Context: an optimization exercise on an open-source flow, tuned for small area and a short achievable clock period. The choices shown serve that exercise and are no tape-out recipe.
Where RTL was checked, it was by simulation tests only, not by an equivalence proof against the original.
The series may have gaps, and a smaller design here may also do less where the tests do not look.
For runs 2 to 4, only the layout was checked, not whether the RTL still works.

==> run_1/detail.png <==
Region (178, 254) to (203, 279) um. Cells in gray, sequential cells in the stronger gray; small squares are vias.
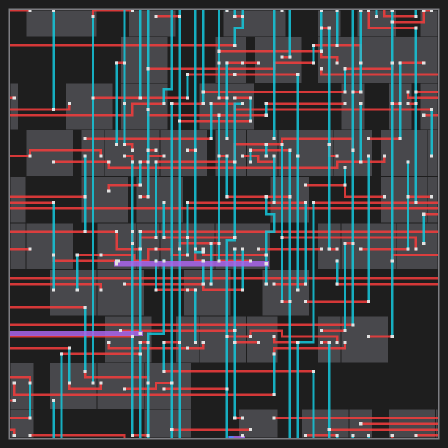
==> run_1/io_placement.png <==
Drawn at 1 px/um. Pins as bars across the die edge, other pins in gray.
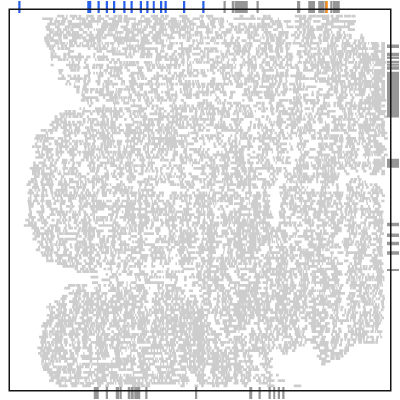
==> run_1/congestion.png <==
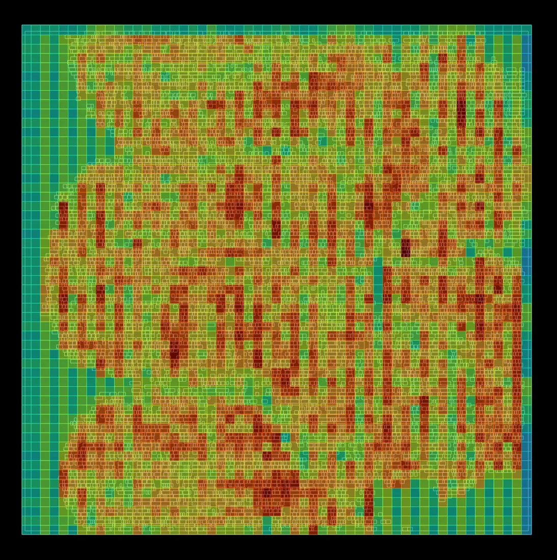
**config.mk**
```make
export PLATFORM = sky130hd
export DESIGN_NAME = ntt4point
export DESIGN_NICKNAME = ntt4point
export VERILOG_FILES = /design/flow/design.v
export SDC_FILE = /design/flow/constraint.sdc
export NUM_CORES = 4
export LEC_CHECK = 0
export CAP_MARGIN = 20
export CORE_MARGIN = 2
export CORE_UTILIZATION = 40
export SLEW_MARGIN = 20
```
**constraint.sdc**
```tcl
create_clock -name core_clock -period 60.0 [get_ports {clk}]
set_input_delay 12.0000 -clock core_clock [delete_from_list [all_inputs] [get_ports {clk}]]
set_output_delay 12.0000 -clock core_clock [all_outputs]
set_load 0.01 [all_outputs]
```
**design.v**
```verilog
module ntt4point(
    input clk, rst,
    input [15:0] in0, in1, in2, in3,
    output reg [15:0] out0, out1, out2, out3
);
    wire [15:0] q_val = 16'd7681;
    wire [15:0] phi1 = 16'd1925;
    wire [15:0] phi2 = 16'd3383;
    wire [15:0] phi3 = 16'd6468;
    wire [15:0] temp0, temp1, temp2, temp3;
    wire [15:0] y0, y1, y2, y3;
    ctbf u0(.in_up(in0), .in_down(in2), .twf(phi2), .q(q_val), .out_up(temp0), .out_down(temp2));
    ctbf u1(.in_up(in1), .in_down(in3), .twf(phi2), .q(q_val), .out_up(temp1), .out_down(temp3));
    ctbf u2(.in_up(temp0), .in_down(temp1), .twf(phi1), .q(q_val), .out_up(y0), .out_down(y1));
    ctbf u3(.in_up(temp2), .in_down(temp3), .twf(phi3), .q(q_val), .out_up(y2), .out_down(y3));
    always @(posedge clk) begin
      if (rst) begin
        out0 <= 0;
        out1 <= 0;
        out2 <= 0;
        out3 <= 0;
      end else begin
        out0 <= y0;   
        out1 <= y2;  
        out2 <= y1;  
        out3 <= y3; 
      end
    end  
endmodule
module ctbf(
  input [15:0] in_up, in_down, twf, q,
  output [15:0] out_up, out_down
);
  wire [15:0] temp;
  modmul mm(.a(in_down), .b(twf), .q(q), .y(temp));
  modadd ma(.a(in_up), .b(temp), .q(q), .y(out_up));
  modsub ms(.a(in_up), .b(temp), .q(q), .y(out_down)); 
endmodule
module modadd(
    input [15:0] a, b, q,
    output [15:0] y
);
    wire [16:0] sum;
    assign sum = a + b;
    assign y = (sum >= q) ? sum - q : sum;
endmodule
module modsub(
    input [15:0] a, b, q,
    output [15:0] y
);
    wire [15:0] aminusb;
    assign aminusb = a - b;
    assign y = (a >= b) ? aminusb : aminusb + q;
endmodule
module modmul(
    input [15:0] a, b, q,
    output [15:0] y
);
    wire [31:0] result;
    assign result = a * b;
    assign y = result % q;
endmodule
```
**run.sh**
```bash
#!/bin/bash
# synth_recipe.tcl (not shown) runs the flow's synth.tcl, then flattens the netlist and writes it again
# the make line also repeats each setting of config.mk as NAME=value (left out here)
make -C /OpenROAD-flow-scripts/flow DESIGN_CONFIG=/design/flow/config.mk WORK_HOME=/design/flow/orfs CLKGATE_MAP_FILE= SYNTH_SCRIPT=/design/flow/synth_recipe.tcl finish
```
==> notes.md, run 1 <==
- Peak Freq: 0.0171 GHz
- The most critical setup path has its startpoint at in3[8].
- Endpoint of the most critical setup path: out1[5]$_SDFF_PP0_
* Max-slew violations: 0
- Count of plain and timing-repair buffers: 1913
- Summing the areas of all compound-gate instances in the mapped netlist gives roughly 29% of the synthesized area.
* Hold depth: 3
- Final critical path time including I/O delays and setup: 58390 ps
- By area, multi-input combinational cells come first.
- The multi-input combinational cells in the finished layout cover a total of roughly 0.056 mm2.
- The number of global-route vias before repair came to between 60000 and 70000.
* Detailed-route via count: around 66000
- In the final layout, multi-input gates take up approximately 73% of the cell area.
* Initial antenna violation count: 0
* Std-Cell Core Area: 0.140 mm2
* Setup WS pre-CTS: -2190 ps
- For this run, the post-layout net count is approximately 10000.
* Classification of the worst-slack hold path: input port to register
* Max cap viols: 0
- Die span in x: 380 um
- Largest net degree at the start of global routing: 65
- For this run, the leading register cell type out of synthesis is dfxtp_1.
- Signed area change from the synthesized netlist to the final layout: 36.7%
* Detailed-router iteration count before antenna repair: 6
* Total non-filler cell area in the finished layout: just under 0.08 mm2
* Endpoint of the worst hold-timing path: out3[3]$_SDFF_PP0_
- DRC violation count after routing: 0
- Residual overflow from global routing: 0
- Final worst-path cycle share: 97.3%
- Input/output buffers: 129
* Root Buffer: clkbuf_16
* Clock-cell share: less than 1%
- H-tree Lvls: 3
* Multi-input comb cells: 7000
- Clock-pin slew reported for the worst setup and hold paths after clock tree synthesis: approximately 60 ps
- The flow ran to the end and the layout has no timing, DRC or antenna violations.
- STA classifies the critical path endpoint as a register.
- The die covers 0.144 mm2.
- After synthesis, the share of cell area in mux cells is 2.79%.
* Crit path arrival time: 58640 ps
- Worst slew slack as a fraction of its limit: 27.5%
* Mapped Area: 0.0566 mm2
- The first global-routing pass estimated 316000 um of wire.
- The routed design has 197000 um of wire.
- Yosys mapped a number of flops with a built-in enable equal to 0.
* Post-CTS sizing: 96
- At the pin with the least slew margin, the transition time is 1080 ps.
- Slowest-stage cell, CP: or4b_4
- Sequential share of cell area: 1.66%
- In this design, the critical path's most frequently occurring cell is buf_4.
- Setup repair after global routing could not meet its margin everywhere.
- After synthesis, the share of flip-flops with an asynchronous set or reset is 0%.
- FF+latch count, synth: 64
* Number of buffers inserted by post-CTS setup repair: 30
- Fraction of the mapped netlist area in simple logic gates: 26.7%
- Across the whole layout, storage elements account for 0.00128 mm2.
- The wire-length estimate of the detail-placed layout is 165000 um.
- Sequential area share after synthesis: 2.27%
- Non-clock inverters in the final layout number 648.
- Post-CTS Hold Buffers: 0
- Fillers: 13403
- For the worst setup path, the data required time is 60250 ps.
- The number of different library cells used by synthesis comes to ~160.
- Of all the cell area in the finished design, non-clock buffers hold between 10% and 20%.
* Hold path startpoint: rst
- In this run the biggest area consumer among cell types represents 11.3% of the synthesized area.
- Most area-consuming cells after synthesis: ha_1, xnor2_1, fa_1, nor2_1, a21oi_1
- Post-route antenna net violation count: 0
- TritonCTS Buffers: 9
* Clock tree from TritonCTS: built
* Die H: 380 um
- Number of sequential cells: 64
- Routability cong.: 0.971
* Gate count after technology mapping: 7936
- Dominant combinational cell family by area after synthesis: compound AO/OA/AOI/OAI gates
* Cell area after placement: 0.0714 mm2
- The synthesized netlist devotes ~20% of its cell area to adder and majority cells.
- Largest buffer count on any clock path: 2
- Vias per cell: around 5.7
- Row generation in the floorplan step produced 137 rows.
- Largest stage delay on the critical path: 570 ps
* Ys Warns: 1
* Proportion of layout cells with a drive suffix above 1: between 20% and 30%
- Counting every sink on the clock net gives 64.
- 2 antenna diodes ended up in the layout.
* Setup Crit Path Kind: input port to register
- Worst setup slack after layout: 1610 ps
- Average instance area after synthesis: 7.13 um2
Back to the opening pictures, detail.png:
| color | layer |
|---|---|
| purple | metal 3 |
| blue | metal 4 |
| red | metal 1 |
| cyan | metal 2 |
sequential cells in the window: 0
most frequent: buf_4 (22), nor2_1 (6), nand2_1 (4)
cells with their middle in the window: 55

Back to the opening pictures, io_placement.png:
| color | port | pins | direction | edge |
|---|---|---|---|---|
| orange | rst | 1 | input | north |
| blue | in2 | 16 | input | north |
all pins by edge: 57 east, 50 north, 23 south

Back to the opening pictures, congestion.png:
met2 Use GR: 44.1%
post-detailed-route wirelength per cell: 17.1 um
global routing usage summed across all routing layers: 25.3%
final standard cell utilization of the core: 55.3%
Most Crowded Layer GR: met2

[run 1: worst max-delay path: cells and delay by family]
family                   cells  cell delay, ps
XOR/XNOR                    10            2030
adder cells (fa/ha/maj)     15            5400
multiplexers                 2             580
buffers and inverters       41            6060
AO/OA/AOI/OAI               87           17860
AND/OR/NAND/NOR             60           14680
[run 1: stage by stage]
step	TNS, ps	hold WS (ps)	std cells
6_report	0	12260	11519
5_1_grt	-15330	12310	11517
4_1_cts	0	12270	11344
3_5_place_dp	-52930	12600	11297
3_3_place_gp	-38810	12600	11297
2_1_floorplan	0	12300	7936
[run 1: synthesized netlist by cell type, types with 105 or more instances]
| library cell | number |
|---|---|
| a211oi_1 | 123 |
| a31oi_1 | 123 |
| xnor2_1 | 597 |
| ha_1 | 513 |
| nand2_1 | 623 |
| and3_1 | 122 |
| xor2_1 | 228 |
| inv_1 | 641 |
| nor2_1 | 754 |
| o211ai_1 | 105 |
| nor3_1 | 234 |
| and2_1 | 121 |
| o21ai_0 | 298 |
| nor4_1 | 110 |
| a21oi_1 | 513 |
| nand3_1 | 280 |
| fa_1 | 231 |
| clkbuf_1 | 128 |
[run 1: per-layer routing]
layer	wire, um	GRT usage (%)	vias to the layer above
met5	0	0	-
met4	3230	3.97	0
li1	-	-	32535
met3	7200	0.822	229
met2	94500	44.1	1662
met1	92500	35.1	31335
[run 1: cell usage in the layout (no fill, tap or decap), types with 98 or more instances in the layout]
cell and instances:
nor2_1 728, nand3_1 260, ha_1 490, and2_1 113, and3_1 107, o21ai_0 256, xnor2_1 553, clkdlybuf4s50_1 122
nor3_1 200, nand4_1 98, a31oi_1 103, nand2_1 614, xor2_1 205, buf_4 1753, fa_1 228, a21oi_1 457
inv_1 631, o211ai_1 105
[run 1: sequential cells by signal, indices dropped and copies added (netlist names)]
name and cells:
out0 16, out1 16, out2 16, out3 16
==> run_1/metal_density.png <==
Drawn at 1 px/um. The die is cut into 38 by 38 equal tiles; white is low, dark blue is high, scaled to the fullest tile. Values are wire area over tile area, all layers added.
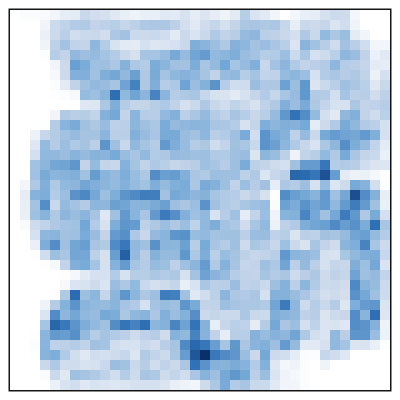

==> run 2: too many edits to list; what changed since run 1 <==
design.v: 62 -> 1425 lines; modules unchanged: 0
  ntt4point: edited, 29 -> 1421 lines
  ntt_fa: new, 4 lines
  removed: ctbf, modadd, modsub, modmul
==> module ntt_fa as of run 2 <==
module ntt_fa(input a, b, c, output s, co);
  assign s = a ^ b ^ c;
  assign co = (a & b) | (a & c) | (b & c);
endmodule
==> flow/run.sh (new file) <==
#!/bin/bash
set -euo pipefail
cd "$(dirname "$0")/.."
cat >> config.mk <<'EOC'
export SYNTH_ARGS = -noabc
export SYNTH_KEEP_MODULES = ntt_fa
export DONT_USE_CELLS += sky130_fd_sc_hd__ha_1
export BUFFER_PORTS_ARGS = -buffer_cell sky130_fd_sc_hd__buf_1
export CTS_BUF_LIST = sky130_fd_sc_hd__clkbuf_8
export SETUP_SLACK_MARGIN = 39.4
EOC
bash standard.sh > standard_flow.log 2>&1
==> standard.sh (new file) <==
#!/bin/bash
# synth_recipe.tcl (not shown) runs the flow's synth.tcl, then flattens the netlist and writes it again
# the make line also repeats each setting of config.mk as NAME=value (left out here)
make -C /OpenROAD-flow-scripts/flow DESIGN_CONFIG=/design/flow/config.mk WORK_HOME=/design/flow/orfs CLKGATE_MAP_FILE= SYNTH_SCRIPT=/design/flow/synth_recipe.tcl "${@:-finish}"
--- a/config.mk
+++ b/config.mk
@@ -10,2 +10,8 @@
 export CORE_UTILIZATION = 40
 export SLEW_MARGIN = 20
+export SYNTH_ARGS = -noabc
+export SYNTH_KEEP_MODULES = ntt_fa
+export DONT_USE_CELLS += sky130_fd_sc_hd__ha_1
+export BUFFER_PORTS_ARGS = -buffer_cell sky130_fd_sc_hd__buf_1
+export CTS_BUF_LIST = sky130_fd_sc_hd__clkbuf_8
+export SETUP_SLACK_MARGIN = 39.4
removed: run.sh
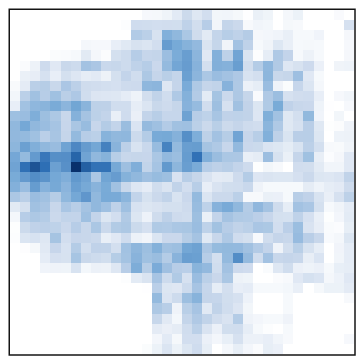
(run_2/metal_density.png)
Drawn at 2 px/um. The die is cut into 34 by 34 equal tiles; white is low, dark blue is high, scaled to the fullest tile. Values are wire area over tile area, all layers added.
nearly empty tiles: 22%
tiles over half the peak: 5.7%
mean over tiles: 0.14
fullest tile: 0.70
emptiest ninth of the die: south-west

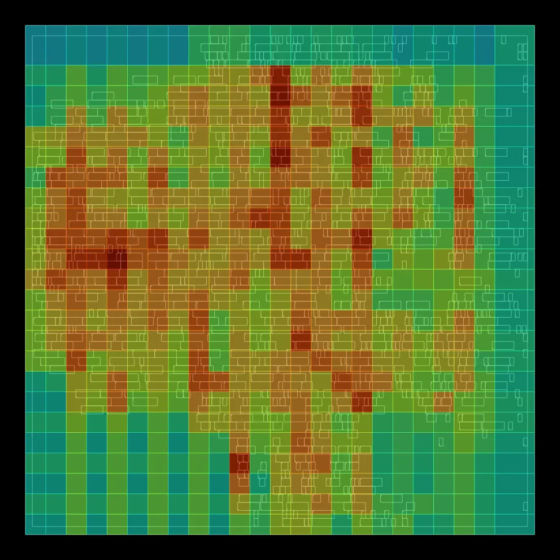
(run_2/congestion.png)
met2 Use GR: 32.1%
post-detailed-route wirelength per cell: 18.2 um
global routing usage summed across all routing layers: 19.2%
final standard cell utilization of the core: 45.9%
GR Util met3: 3.16%

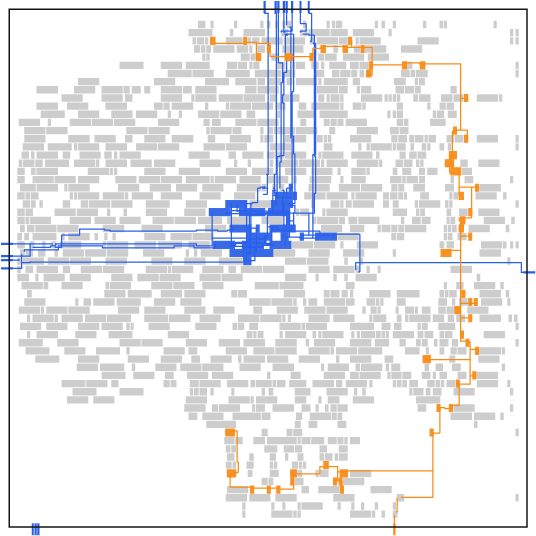
(run_2/io_fan.png)
Drawn at 3 px/um.
| color | port | bits | direction | edge | end cells | buffers | wire |
|---|---|---|---|---|---|---|---|
| blue | in2 | 16 | input | 8 north, 4 west, 3 south, 1 east | 26 | 13 | 1330 um |
| orange | rst | 1 | input | south | 57 | 2 | 486 um |

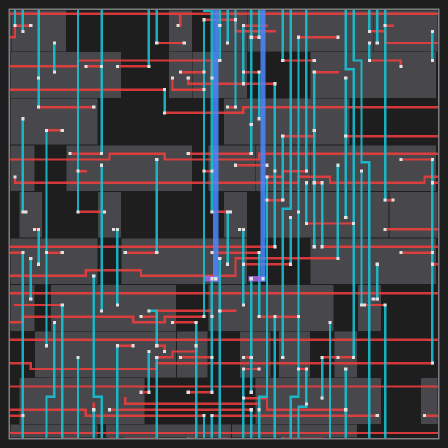
(run_2/detail.png)
Region (74, 108) to (99, 133) um. Cells in gray, sequential cells in the stronger gray; small squares are vias.
| color | layer |
|---|---|
| cyan | metal 2 |
| blue | metal 4 |
| red | metal 1 |
| purple | metal 3 |
sequential cells in the window: 0
cells with their middle in the window: 33
most frequent: fa_1 (16), inv_1 (5), buf_2 (3)

==> run 2 against run 1 <==
- still clean
- synthesized cell count down 88%
- final area down 84%
- final cell count down 87%
- worst hold slack worse by 21 ps
- maximum frequency rose to 2.9 times the previous value
- global-route usage down 6.0 points
- critical path depth down 187
- via count down 89%
- routed wire length down 86%
- utilization down 9.4 points
- flip-flop and latch count down 12
- critical path type unchanged
- critical endpoint is now r0[5]$_SDFF_PP0_
- largest cell class unchanged
- highest routed layer unchanged
==> notes.md, run 2 <==
- Classification of the worst-slack hold path: input port to register
- The average instance area after synthesis came to 11.9 um2 (+66%).
- Run status: complete, no violations
* Sum of negative setup slack: 0 ps (unchanged)
* Setup Crit Path Kind: input port to register
- First-pass GRT wire length: 42100 um (-87%)
* Crit path arrival time: 20550 ps (-38090 ps)
- Largest net degree at the start of global routing: 58 (-11%)
* Critical Path End Type: register
* Post-Route WL: 26700 um (-86%)
* Cell family with the largest share of critical-path delay: adder cells
- Worst slew slack as a fraction of its limit: 62.8% (+35 points)
- Proportion of layout cells with a drive suffix above 1: 15.1% (-14 points)
- The buffers plus inverters on the worst setup path came to 1 (-98%).
* Number of distinct library cell variants in the gate-level netlist after synthesis: 66 (-58%)
- The HPWL after detailed placement was 23600 um (-86%).
* Input/output buffers: 105 (-19%)
- The number of buffers created by CTS was 5 (-4).
- Setup repair after global routing left no endpoint under its margin.
* Crit-path most repeated cell: fa_2
- Setup WS pre-CTS: 37780 ps (+39970 ps)
* Mapped Area: 0.0113 mm2 (-80%)
- Final critical path time including I/O delays and setup: 20310 ps (-38080 ps)
- Max cap viols: 0 (unchanged)
- Floorplan row count: 61 (-55%)
* Most common library cell in the layout ignoring fill and taps: fa_1
* Die span in x: 172 um (-55%)
* Number of nets in the final layout: 1499 (-86%)
- FF+latch count, synth: 52 (-19%)
* Slowest-stage cell, CP: fa_1
- The buffer count from post-CTS setup fixing is 8 (-73%).
- Die H: 172 um (-55%)
* Levels on crit path: 28 (-87%)
- Clock tree from TritonCTS: built
- The post-cts hold buffer count is 0 (unchanged).
- Vias in the first global route: 7755 (-88%)
- Endpoint of the most critical setup path: r0[5]$_SDFF_PP0_
- Largest buffer count on any clock path: 2 (unchanged)
- The number of enable flip-flop cells after synthesis is 0 (unchanged).
- The warning count from the yosys run came to 1 (unchanged).
- The remaining number of nets flagged by the antenna check after routing came to 0 (unchanged).
* Routability cong.: 0.937 (-3.6%)
- The area growth from synthesis to layout is 12.8%.
- Cell area after placement: 0.0121 mm2 (-83%)
- The final instance area came to 0.0128 mm2 (-84%).
* Critical path origin: in3[1]
- The top achievable clock speed is 0.0492 GHz (+190%).
- Share of async-settable or async-resettable flops after synthesis: 0% (unchanged)
* Largest stage delay on the critical path: 560 ps (about the same)
- fa_1 is the most common cell in the netlist.
- Commonest non-fill, non-tap cells in the layout: fa_1, inv_1, buf_1
* Clk sinks: 52 (-19%)
- Required arrival time at the worst endpoint: 60240 ps (about the same)
- The root buffer cell chosen for the clock tree is clkbuf_8.
* Most area-consuming cells after synthesis: fa_1, dfxtp_1, inv_1, xnor2_1, nor2_1
- The portion of synthesized cell area occupied by the leading cell type is 61.8% (+50 points).
- The total DRC errors in the routed layout is 0 (unchanged).
- The initial antenna violation count came to 2 (+2).
- Vias per cell: 4.93 (-14%)
- Std-Cell Core Area: 0.0278 mm2 (-80%)
- The max-slew violation count came to 0 (unchanged).
- Worst setup slack after layout: 39690 ps (+38080 ps)
-- run 2: stage by stage --
step           hold WS [ps]  cells  utilization, %
2_1_floorplan         12300    965               -
3_3_place_gp          12390   1428            43.6
3_5_place_dp          12390   1428            43.6
4_1_cts               12240   1444            44.7
5_1_grt               12280   1465            45.9
6_report              12240   1465            45.9
-- run 2: metal layers --
metal | up-vias | global-route usage (%) | share of wire (%)
met3 | 16 | 3.16 | 5.8
li1 | 3219 | - | -
met2 | 192 | 32.1 | 49
met5 | - | 0 | 0
met1 | 3800 | 27.1 | 44
met4 | 0 | 3.29 | 1.2
-- run 2: area by class of cell --
cell class / count / area (um2) / area share, %
Antenna cell: 2 / 5.00 / 0.0392
Clock buffer: 6 / 82.6 / 0.648
Clock inverter: 2 / 10.0 / 0.0785
Inverter: 127 / 484 / 3.80
Multi-Input combinational cell: 764 / 9950 / 78.0
Sequential cell: 52 / 1040 / 8.16
Tap cell: 378 / 473 / 3.71
Timing Repair Buffer: 134 / 711 / 5.57
-- run 2: worst min-delay path by stage --
| stage | startpoint | to | slack [ps] | cells past startpoint |
|---|---|---|---|---|
| after floorplan | r0[0]$_SDFF_PP0_ | out0[0] | 12300 | 0 |
| after global placement | r0[12]$_SDFF_PP0_ | out0[12] | 12390 | 1 |
| after detailed placement | r1[9]$_SDFF_PP0_ | out1[9] | 12390 | 1 |
| after CTS | rst | r1[8]$_SDFF_PP0_ | 12240 | 3 |
| after global routing | rst | r1[12]$_SDFF_PP0_ | 12280 | 3 |
| final | rst | r1[8]$_SDFF_PP0_ | 12240 | 3 |
-- run 2: modules after synthesis, one instance, submodules excluded --
module     copies in the design  flops+latches  area [um2]
ntt4point                     1             52        4640
ntt_fa                      333              0        20.0
-- run 2: kinds of logic after synthesis --
family / after synthesis / synth area share (%)
xor+xnor: 84 / 6.67
mux: 6 / 0.531
fa+ha+maj: 356 / 62.4
compound gates: 104 / 6.74
buf+inv: 149 / 5.35
flops: 52 / 9.21
simple gates: 202 / 9.03
other cells: 1 / 0.0332
==> run_2/io_placement.png <==
Drawn at 3 px/um. Pins as bars across the die edge, other pins in gray.
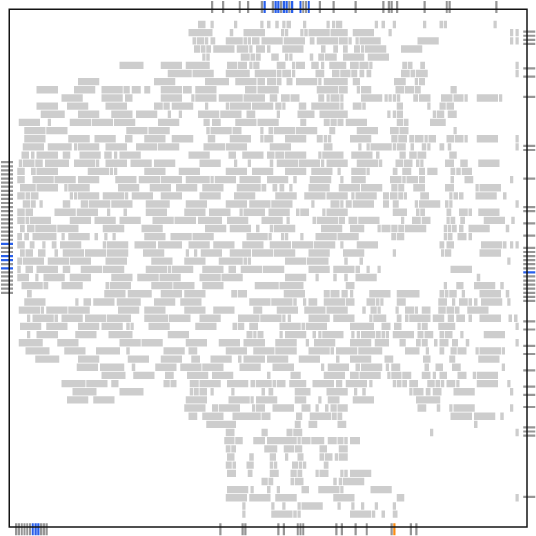

--- run 3 (diff from run 2) ---
--- a/flow/run.sh
+++ b/flow/run.sh
@@ -9,3 +9,3 @@
 export CTS_BUF_LIST = sky130_fd_sc_hd__clkbuf_8
-export SETUP_SLACK_MARGIN = 39.4
+export SETUP_SLACK_MARGIN = 39.0
 EOC
--- a/config.mk
+++ b/config.mk
@@ -16,2 +16,2 @@
 export CTS_BUF_LIST = sky130_fd_sc_hd__clkbuf_8
-export SETUP_SLACK_MARGIN = 39.4
+export SETUP_SLACK_MARGIN = 39.0
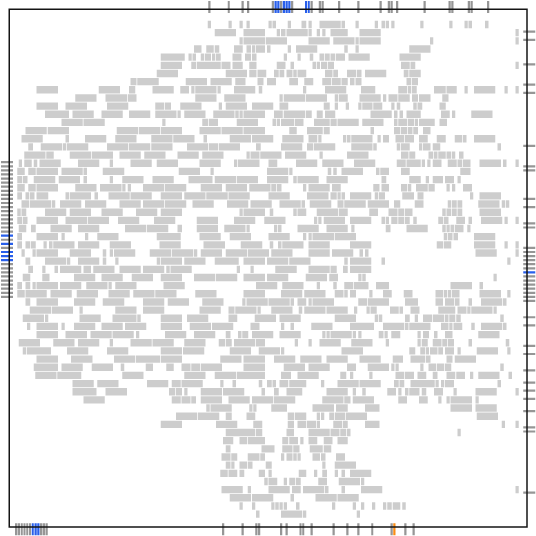
(run_3/io_placement.png)
Drawn at 3 px/um. Pins as bars across the die edge, other pins in gray.
| color | port | pins | direction | edge |
|---|---|---|---|---|
| blue | in2 | 16 | input | 7 north, 5 west, 3 south, 1 east |
| orange | rst | 1 | input | south |
all pins by edge: 38 east, 34 west, 29 south, 29 north

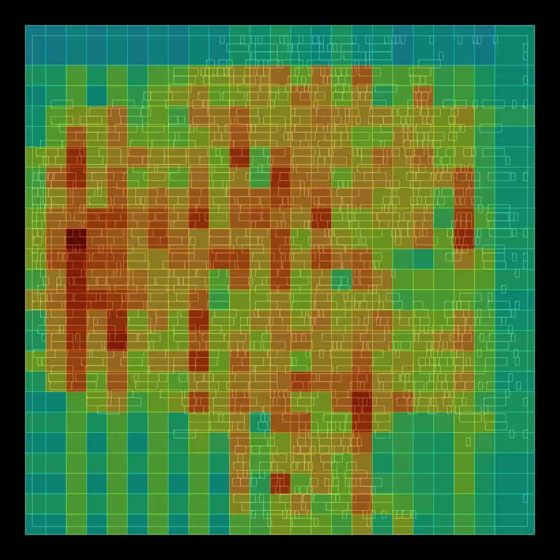
(run_3/congestion.png)
global routing usage summed across all routing layers: 19.0%
post-detailed-route wirelength per cell: 18.1 um
met2 Use GR: 31.2%
met1 usage in global routing: 26.6%

==> run 3 against run 2 <==
- critical endpoint unchanged
- final area shrank 2.2%
- worst hold slack got worse by 14 ps
- count of clock-buffer cells in the layout is 1 higher
- critical path type unchanged
- largest cell class unchanged
==> notes.md, run 3 <==
- Run status: complete, no violations
- The number of vias per cell after detailed routing came to 4.95 (+0.31%).
- Mapped Area: 0.0113 mm2 (unchanged)
* Proportion of layout cells with a drive suffix above 1: 10.7% (-4.4 points)
- The pin count of the biggest net entering global routing is 58 (unchanged).
- Post-route non-filler standard cell count: 1450 (-1.0%)
- The critical path's largest stage delay is 510 ps (-50 ps).
* Std-Cell Core Area: 0.0278 mm2 (unchanged)
- The number of synthesized register bits is 52 (unchanged).
- Floorplan row count: 61 (unchanged)
- Total area of sequential cells: 0.00104 mm2 (unchanged)
- The HPWL after detailed placement was 23600 um (-0.15%).
- Max-slew violations: 0 (unchanged)
- Signed area change from the synthesized netlist to the final layout: 10.3%
- Ys Warns: 1 (unchanged)
* Count of buffering cells on the critical path with inverters included: 2 (+1)
- The average instance area after synthesis is 11.9 um2 (unchanged).
- Root Buffer: clkbuf_8
- The top achievable clock speed was 0.0483 GHz (-1.8%).
- Most common library cell in the layout ignoring fill and taps: fa_1
- Largest buffer count on any clock path: 2 (unchanged)
* DRC violation count after routing: 0 (unchanged)
- On the critical path, the stage with the largest delay is an instance of fa_1.
- By area the synthesized netlist is led by fa_1, dfxtp_1, inv_1, xnor2_1, nor2_1.
* Max cap viols: 0 (unchanged)
- TritonCTS Buffers: 5 (unchanged)
* Clk sinks: 52 (unchanged)
- Commonest non-fill, non-tap cells in the layout: fa_1, inv_1, buf_1
- The worst hold path belongs to the class input port to register.
- Initial antenna violation count: 2 (unchanged)
- Post-CTS Hold Buffers: 0 (unchanged)
* Vias in the first global route: 7716 (-0.50%)
- Hold depth: 3 (unchanged)
- Post-route antenna net violation count: 0 (unchanged)
- Number of distinct library cell variants in the gate-level netlist after synthesis: 66 (unchanged)
- The worst slew margin relative to its limit is 62.9% (+0.16 points).
- Fraction of post-synthesis cell area in the top cell type by area: 61.8% (unchanged)
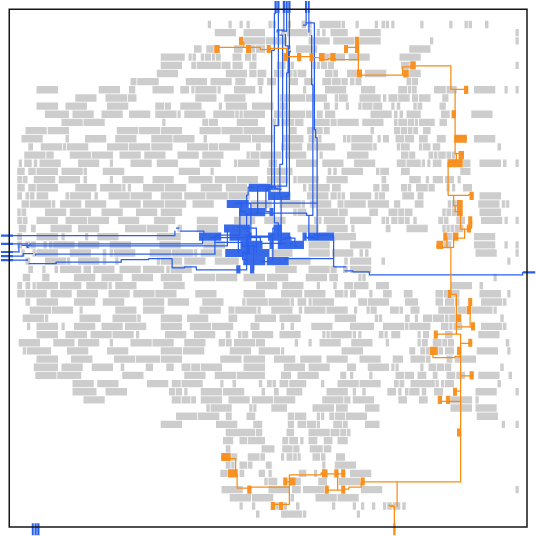
(run_3/io_fan.png)
Drawn at 3 px/um.
| color | port | bits | direction | edge | end cells | buffers | wire |
|---|---|---|---|---|---|---|---|
| blue | in2 | 16 | input | 7 north, 5 west, 3 south, 1 east | 26 | 13 | 1270 um |
| orange | rst | 1 | input | south | 57 | 2 | 490 um |

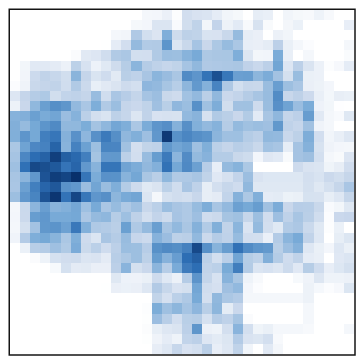
(run_3/metal_density.png)
Drawn at 2 px/um. The die is cut into 34 by 34 equal tiles; white is low, dark blue is high, scaled to the fullest tile. Values are wire area over tile area, all layers added.
nearly empty tiles: 22%
fullest tile: 0.57
tiles over half the peak: 13%

run 3: metal layers:
layer	vias up	global-route usage [%]	share of wire [%]
li1	3198	-	-
met2	191	31.2	48
met4	0	4.09	1.3
met1	3766	26.6	45
met3	20	3.34	6.0
met5	-	0	0
run 3: tightest hold or removal path, cell delays in order:
cell and delay (ps):
clkbuf_2 80, buf_4 280, nor2_1 150
run 3: worst max-delay path by stage:
stage | start | endpoint | cells past startpoint
after global routing | in1[0] | r0[5]$_SDFF_PP0_ | 30
after detailed placement | in1[10] | r3[11]$_SDFF_PP0_ | 29
final | in1[0] | r0[5]$_SDFF_PP0_ | 30
after global placement | in1[10] | r3[11]$_SDFF_PP0_ | 29
after floorplan | in2[0] | r0[5]$_SDFF_PP0_ | 30
after CTS | in1[0] | r3[11]$_SDFF_PP0_ | 30
run 3: final cells by class:
cell class	instances	share of cell area [%]
timing repair buffer	121	4.64
antenna	1	0.0201
tap	378	3.79
sequential	52	8.35
multi-input combinational	764	78.6
clock buffer	7	0.772
inverter	127	3.82
run 3: modules after synthesis (local to each module, per instance):
module     area, um2  flops+latches  copies in the design
ntt4point       4640             52                     1
ntt_fa          20.0              0                   333
run 3: repair_timing:
item | CTS | global route
setup buffers | 3 | 10
pin swaps | 1 | 11
endpoints found under the setup margin | 27 | 21
gates resized for setup | 32 | 46
run 3: cell families (layout without fill, tap and decap cells):
kind of cell	count (synthesis)	in the layout	synth area share (%)
fa+ha+maj	356	356	62.4
simple gates	202	202	9.03
buf+inv	149	255	5.35
compound gates	104	104	6.74
xor+xnor	84	84	6.67
flops	52	52	9.21
mux	6	6	0.531
other cells	1	13	0.0332
run 3: stage by stage:
step                      cell area, um2  hold WS (ps)
after global routing               12500         12280
after CTS                          12300         12230
after detailed placement           12100         12390
final                              12500         12220
after global placement             12100         12390
after floorplan                    11300         12300
==> run_3/detail.png <==
Region (74, 108) to (99, 133) um. Cells in gray, sequential cells in the stronger gray; small squares are vias.
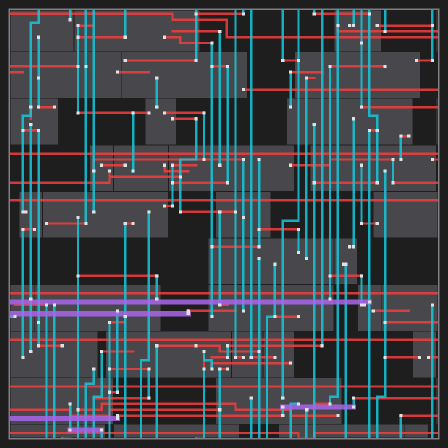

==> run 4: too many edits to list; what changed since run 3 <==
design.v: 1425 -> 1457 lines; modules unchanged: 1
  ntt4point: edited, 1421 -> 1453 lines
--- a/config.mk
+++ b/config.mk
@@ -8,5 +8,6 @@
 export CAP_MARGIN = 20
 export CORE_MARGIN = 2
-export CORE_UTILIZATION = 40
+export CORE_UTILIZATION = 60
+export PLACE_DENSITY = 0.8
 export SLEW_MARGIN = 20
 export SYNTH_ARGS = -noabc
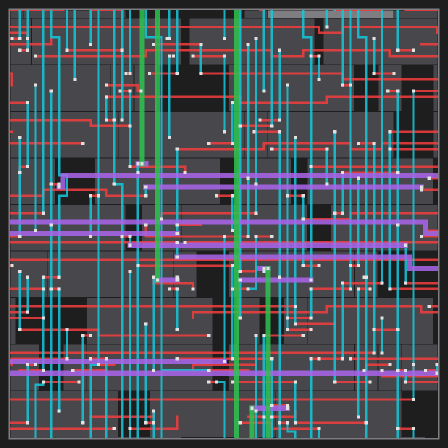
(run_4/detail.png)
Region (59, 87) to (84, 112) um. Cells in gray, sequential cells in the stronger gray; small squares are vias.
| color | layer |
|---|---|
| cyan | metal 2 |
| green | metal 4 |
| purple | metal 3 |
| red | metal 1 |
sequential cells in the window: 0
most frequent: fa_1 (22), inv_1 (8), buf_1 (3)
cells with their middle in the window: 38

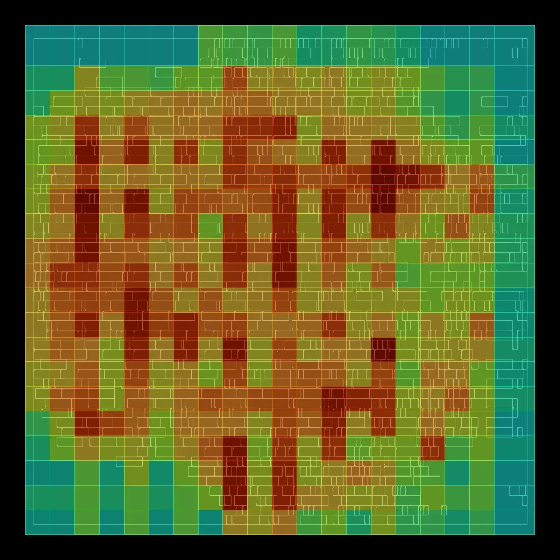
(run_4/congestion.png)
met1 usage in global routing: 37.5%
met2 Use GR: 46.8%

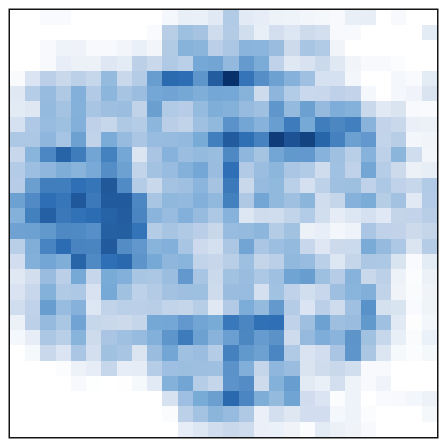
(run_4/metal_density.png)
Drawn at 3 px/um. The die is cut into 28 by 28 equal tiles; white is low, dark blue is high, scaled to the fullest tile. Values are wire area over tile area, all layers added.
tiles over half the peak: 19%
densest ninth of the die: west
fullest tile: 0.71
nearly empty tiles: 13%
emptiest ninth of the die: south-west
mean over tiles: 0.22

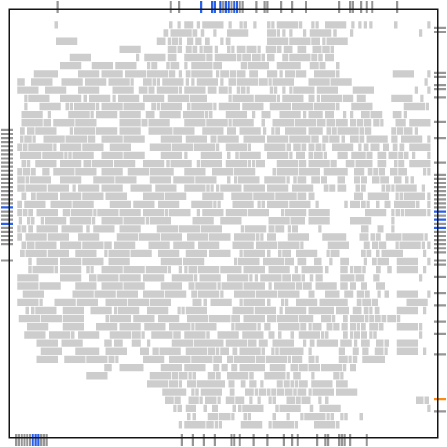
(run_4/io_placement.png)
Drawn at 3 px/um. Pins as bars across the die edge, other pins in gray.
| color | port | pins | direction | edge |
|---|---|---|---|---|
| blue | in2 | 16 | input | 8 north, 3 east, 3 south, 2 west |
| orange | rst | 1 | input | east |
all pins by edge: 40 east, 32 south, 30 west, 28 north

==> run 4 against run 3 <==
- critical path type unchanged
- sequential share of layout area barely moved
- setup slack lost 38 ps
- synthesized area rose by 1.5%
- final cell count down 10%
- utilization is 21 points higher
- critical path depth fell by 1
- largest cell class unchanged
- non-clock buffer count grew 1
- maximum frequency fell by 0.18%
- first-iteration DRC count is 19% higher
- still clean
- via count up 6.3%
==> notes.md, run 4 <==
- Ranked by total cell area, the synthesized netlist is headed by fa_1, dfxtp_1, inv_1, xnor2_1, nor2_1.
- Most common library cell in the layout ignoring fill and taps: fa_1
- Number of distinct library cell variants in the gate-level netlist after synthesis: 75 (+14%)
* Slew @ Worst Pin: 638 ps
- The proportion of layout cells with a drive suffix above 1 was 9.06% (-1.7 points).
- Fillers: 1408
* Post-route antenna net violation count: 0 (unchanged)
* Critical path origin: in1[0]
* Detailed-route via count: 7629
- The number of vias per cell after detailed routing is 5.85 (+18%).
- Peak Freq: 0.0482 GHz (-0.18%)
- Global routing finished with a remaining overflow of 0.
* Initial core utilization: 61.2%
* Synthesized-area fraction occupied by adder cells: 62.4% (about the same)
- Max cap viols: 0 (unchanged)
- The max-slew violation count is 0 (unchanged).
* Largest stage delay on the critical path: 510 ps (about the same)
- Critical-path maximum fanout: 9
- Fraction of the mapped netlist area in compound gates: 6.56% (-0.18 points)
- The total DRC errors in the routed layout is 0 (unchanged).
- 130 I/O pins were placed.
- Required arrival time at the worst endpoint: 60190 ps
- Routability-driven placement finished with a final weighted congestion of around 0.97.
* Floorplan die area: roughly 0.020 mm2
- The biggest area contributor in the post-synthesis netlist is fa_1.
- Share of async-settable or async-resettable flops after synthesis: 0%
- The warning count from the yosys run was 1 (unchanged).
- Global routing usage summed across all routing layers: 28.2% (+9.2 points)
- The tightest min-delay check is of the input port to register type.
* Sum of negative setup slack: 0 ps
- Final setup vio count: 0
- Slowest-stage cell, CP: fa_1
- For this run, the detailed router's first-pass iteration total came to 6.
- The row count came to 50 (-18%).
- List of most frequent post-synthesis cells: fa_1, inv_1, nor2_1
- Final HPWL from detailed placement: 23500 um (-0.46%)
* Crit path arrival time: 20920 ps
* Hold violation count in the final report: 0
* Clock-pin slew reported for the worst setup and hold paths after clock tree synthesis: 100 ps
- After the last flow step, the layout net total stands at 1493.
- The antenna cell count was 0 (-1).
- The standard cell core area came to 0.0188 mm2 (-32%).
* CP startpoint kind: input port
- Largest buffer count on any clock path: 2 (unchanged)
* Fraction of post-synthesis cell area in the top cell type by area: 62.1% (+0.28 points)
- Signed area change from the synthesized netlist to the final layout: 8.10%
* Dominant combinational cell family by area after synthesis: adder cells
* Run status: complete, no violations
- TritonCTS Buffers: 5 (unchanged)
- The floorplan step set the die height to roughly 140 um.
- Crit-path most repeated cell: fa_1
- The initial antenna violation count came to 1 (-1).
* Xor and xnor fraction of the mapped netlist area: 5.89% (-0.79 points)
- The final critical path takes up around 35% of the cycle.
* Vias in the first global route: 8381 (+8.6%)
* DRT iter0 DRCs: 460
- CTS built an H-tree with a depth of 2.
* FF+latch count, synth: 52 (unchanged)
* Hold path startpoint: rst
- The area of the mapped netlist came to 0.0115 mm2 (+1.5%).
* Post-CTS Hold Buffers: 0 (unchanged)
* Post-detailed-route wirelength per cell: 20.5 um (+13%)
- Die span in x: 142 um
- Worst slew slack as a fraction of its limit: 56.9% (-6.0 points)
* Fraction of the mapped netlist area in simple logic gates: 9.95% (+0.92 points)
- Largest net degree at the start of global routing: 60 (+3.4%)
- Root Buffer: clkbuf_8
- Share of cell area taken by muxes after synthesis: 0.610% (+0.079 points)
* Post-Route WL: 26700 um
- Setup repair after global routing left no endpoint under its margin.
- In the layout the commonest cells are fa_1, inv_1, buf_1.
- Synthesis produced a netlist whose cell count is 955.
- The worst setup path is of the input port to register kind.
- The average instance area after synthesis came to 12.0 um2 (+1.4%).
- Clk sinks: 52 (unchanged)
-- run 4: modules after synthesis (local to each module, per instance) --
module | cells | flops+latches | cell area [um2]
ntt4point | 620 | 52 | 4770
ntt_fa | 1 | 0 | 20.0
-- run 4: cell type report --
cell class,instances,area [um2],share of cell area (%)
clock buffer,7,96.3,0.776
timing repair buffer,122,562,4.53
tap,234,293,2.36
sequential,52,1040,8.39
multi-input combinational,761,9930,80.0
inverter,129,492,3.96
-- run 4: kinds of logic (layout without fill, tap and decap cells) --
| group | after synthesis | after routing |
|---|---|---|
| mux | 6 | 6 |
| fa+ha+maj | 360 | 360 |
| compound gates | 98 | 98 |
| other cells | 1 | 12 |
| flops | 52 | 52 |
| xor+xnor | 74 | 74 |
| simple gates | 211 | 211 |
| buf+inv | 153 | 258 |
-- run 4: worst paths after layout --
kind,cells past startpoint,endpoint,slack [ps]
worst max-delay path,29,r3[8]$_SDFF_PP0_,39270
worst min-delay path,3,r3[3]$_SDFF_PP0_,12250
-- run 4: metal layers --
layer | wire [um] | global-route usage (%)
met1 | 10300 | 37.5
met2 | 13400 | 46.8
met3 | 2110 | 5.45
met4 | 897 | 10.3
met5 | 13 | 0
-- run 4: worst max-delay path, delay by kind of cell --
kind / cells / cell delay, ps
adder cells (fa/ha/maj): 13 / 5630
AND/OR/NAND/NOR: 9 / 2040
AO/OA/AOI/OAI: 2 / 510
XOR/XNOR: 3 / 460
buffers and inverters: 2 / 270
-- run 4: what timing repair did --
action / in CTS / in global routing
setup buffers: 0 / 14
setup endpoints to repair: 10 / 22
endpoints found under the hold margin: 0 / 0
gates cloned: 0 / 0
pin swaps: 0 / 7
gates resized for setup: 12 / 39
-- run 4: metrics by stage --
stage                     setup WS (ps)  instances  cell area, um2  hold WS (ps)
final                             39270       1305           12400         12250
after global routing              38970       1305           12400         12290
after CTS                         39030       1291           12200         12240
after detailed placement          37980       1284           12100         12380
after global placement            38180       1284           12100         12390
after floorplan                   39460        966           11500         12180

==> port drivers added, routing unchanged <==
In the flow no input, the clock included, has a driving cell. The finished layouts below were timed again as built, in two steps.
Step 1 (the two cells are an assumption about what drives the block):
set clk [get_ports {clk}]
set_driving_cell -lib_cell sky130_fd_sc_hd__clkbuf_16 $clk
set_driving_cell -lib_cell sky130_fd_sc_hd__buf_2 [delete_from_list [all_inputs] $clk]
Step 2 moves the port delays by t, midway between the first and last clock arrival at a register: inputs arrive t later, outputs are due t later. That takes back most of the time a late clock gives input paths.
Slacks: ideal ports / drivers / drivers and shift; pairs: ideal ports / drivers.
run	t, ns	setup WS [ns]	worst hold slack (ns)
run 1	0.360	1.611 / 1.623 / 1.263	12.259 / 12.242 / 12.602
run 2	0.345	39.691 / 39.712 / 39.367	12.238 / 12.216 / 12.413
run 3	0.348	39.310 / 39.325 / 38.977	12.225 / 12.212 / 12.411
run 4	0.347	39.273 / 39.288 / 38.942	12.245 / 12.230 / 12.407
After both steps every run listed still meets setup and hold. For run 1, which loses most, drivers alone change the setup slack by +0.012 ns; drivers and shift together by -0.348 ns.
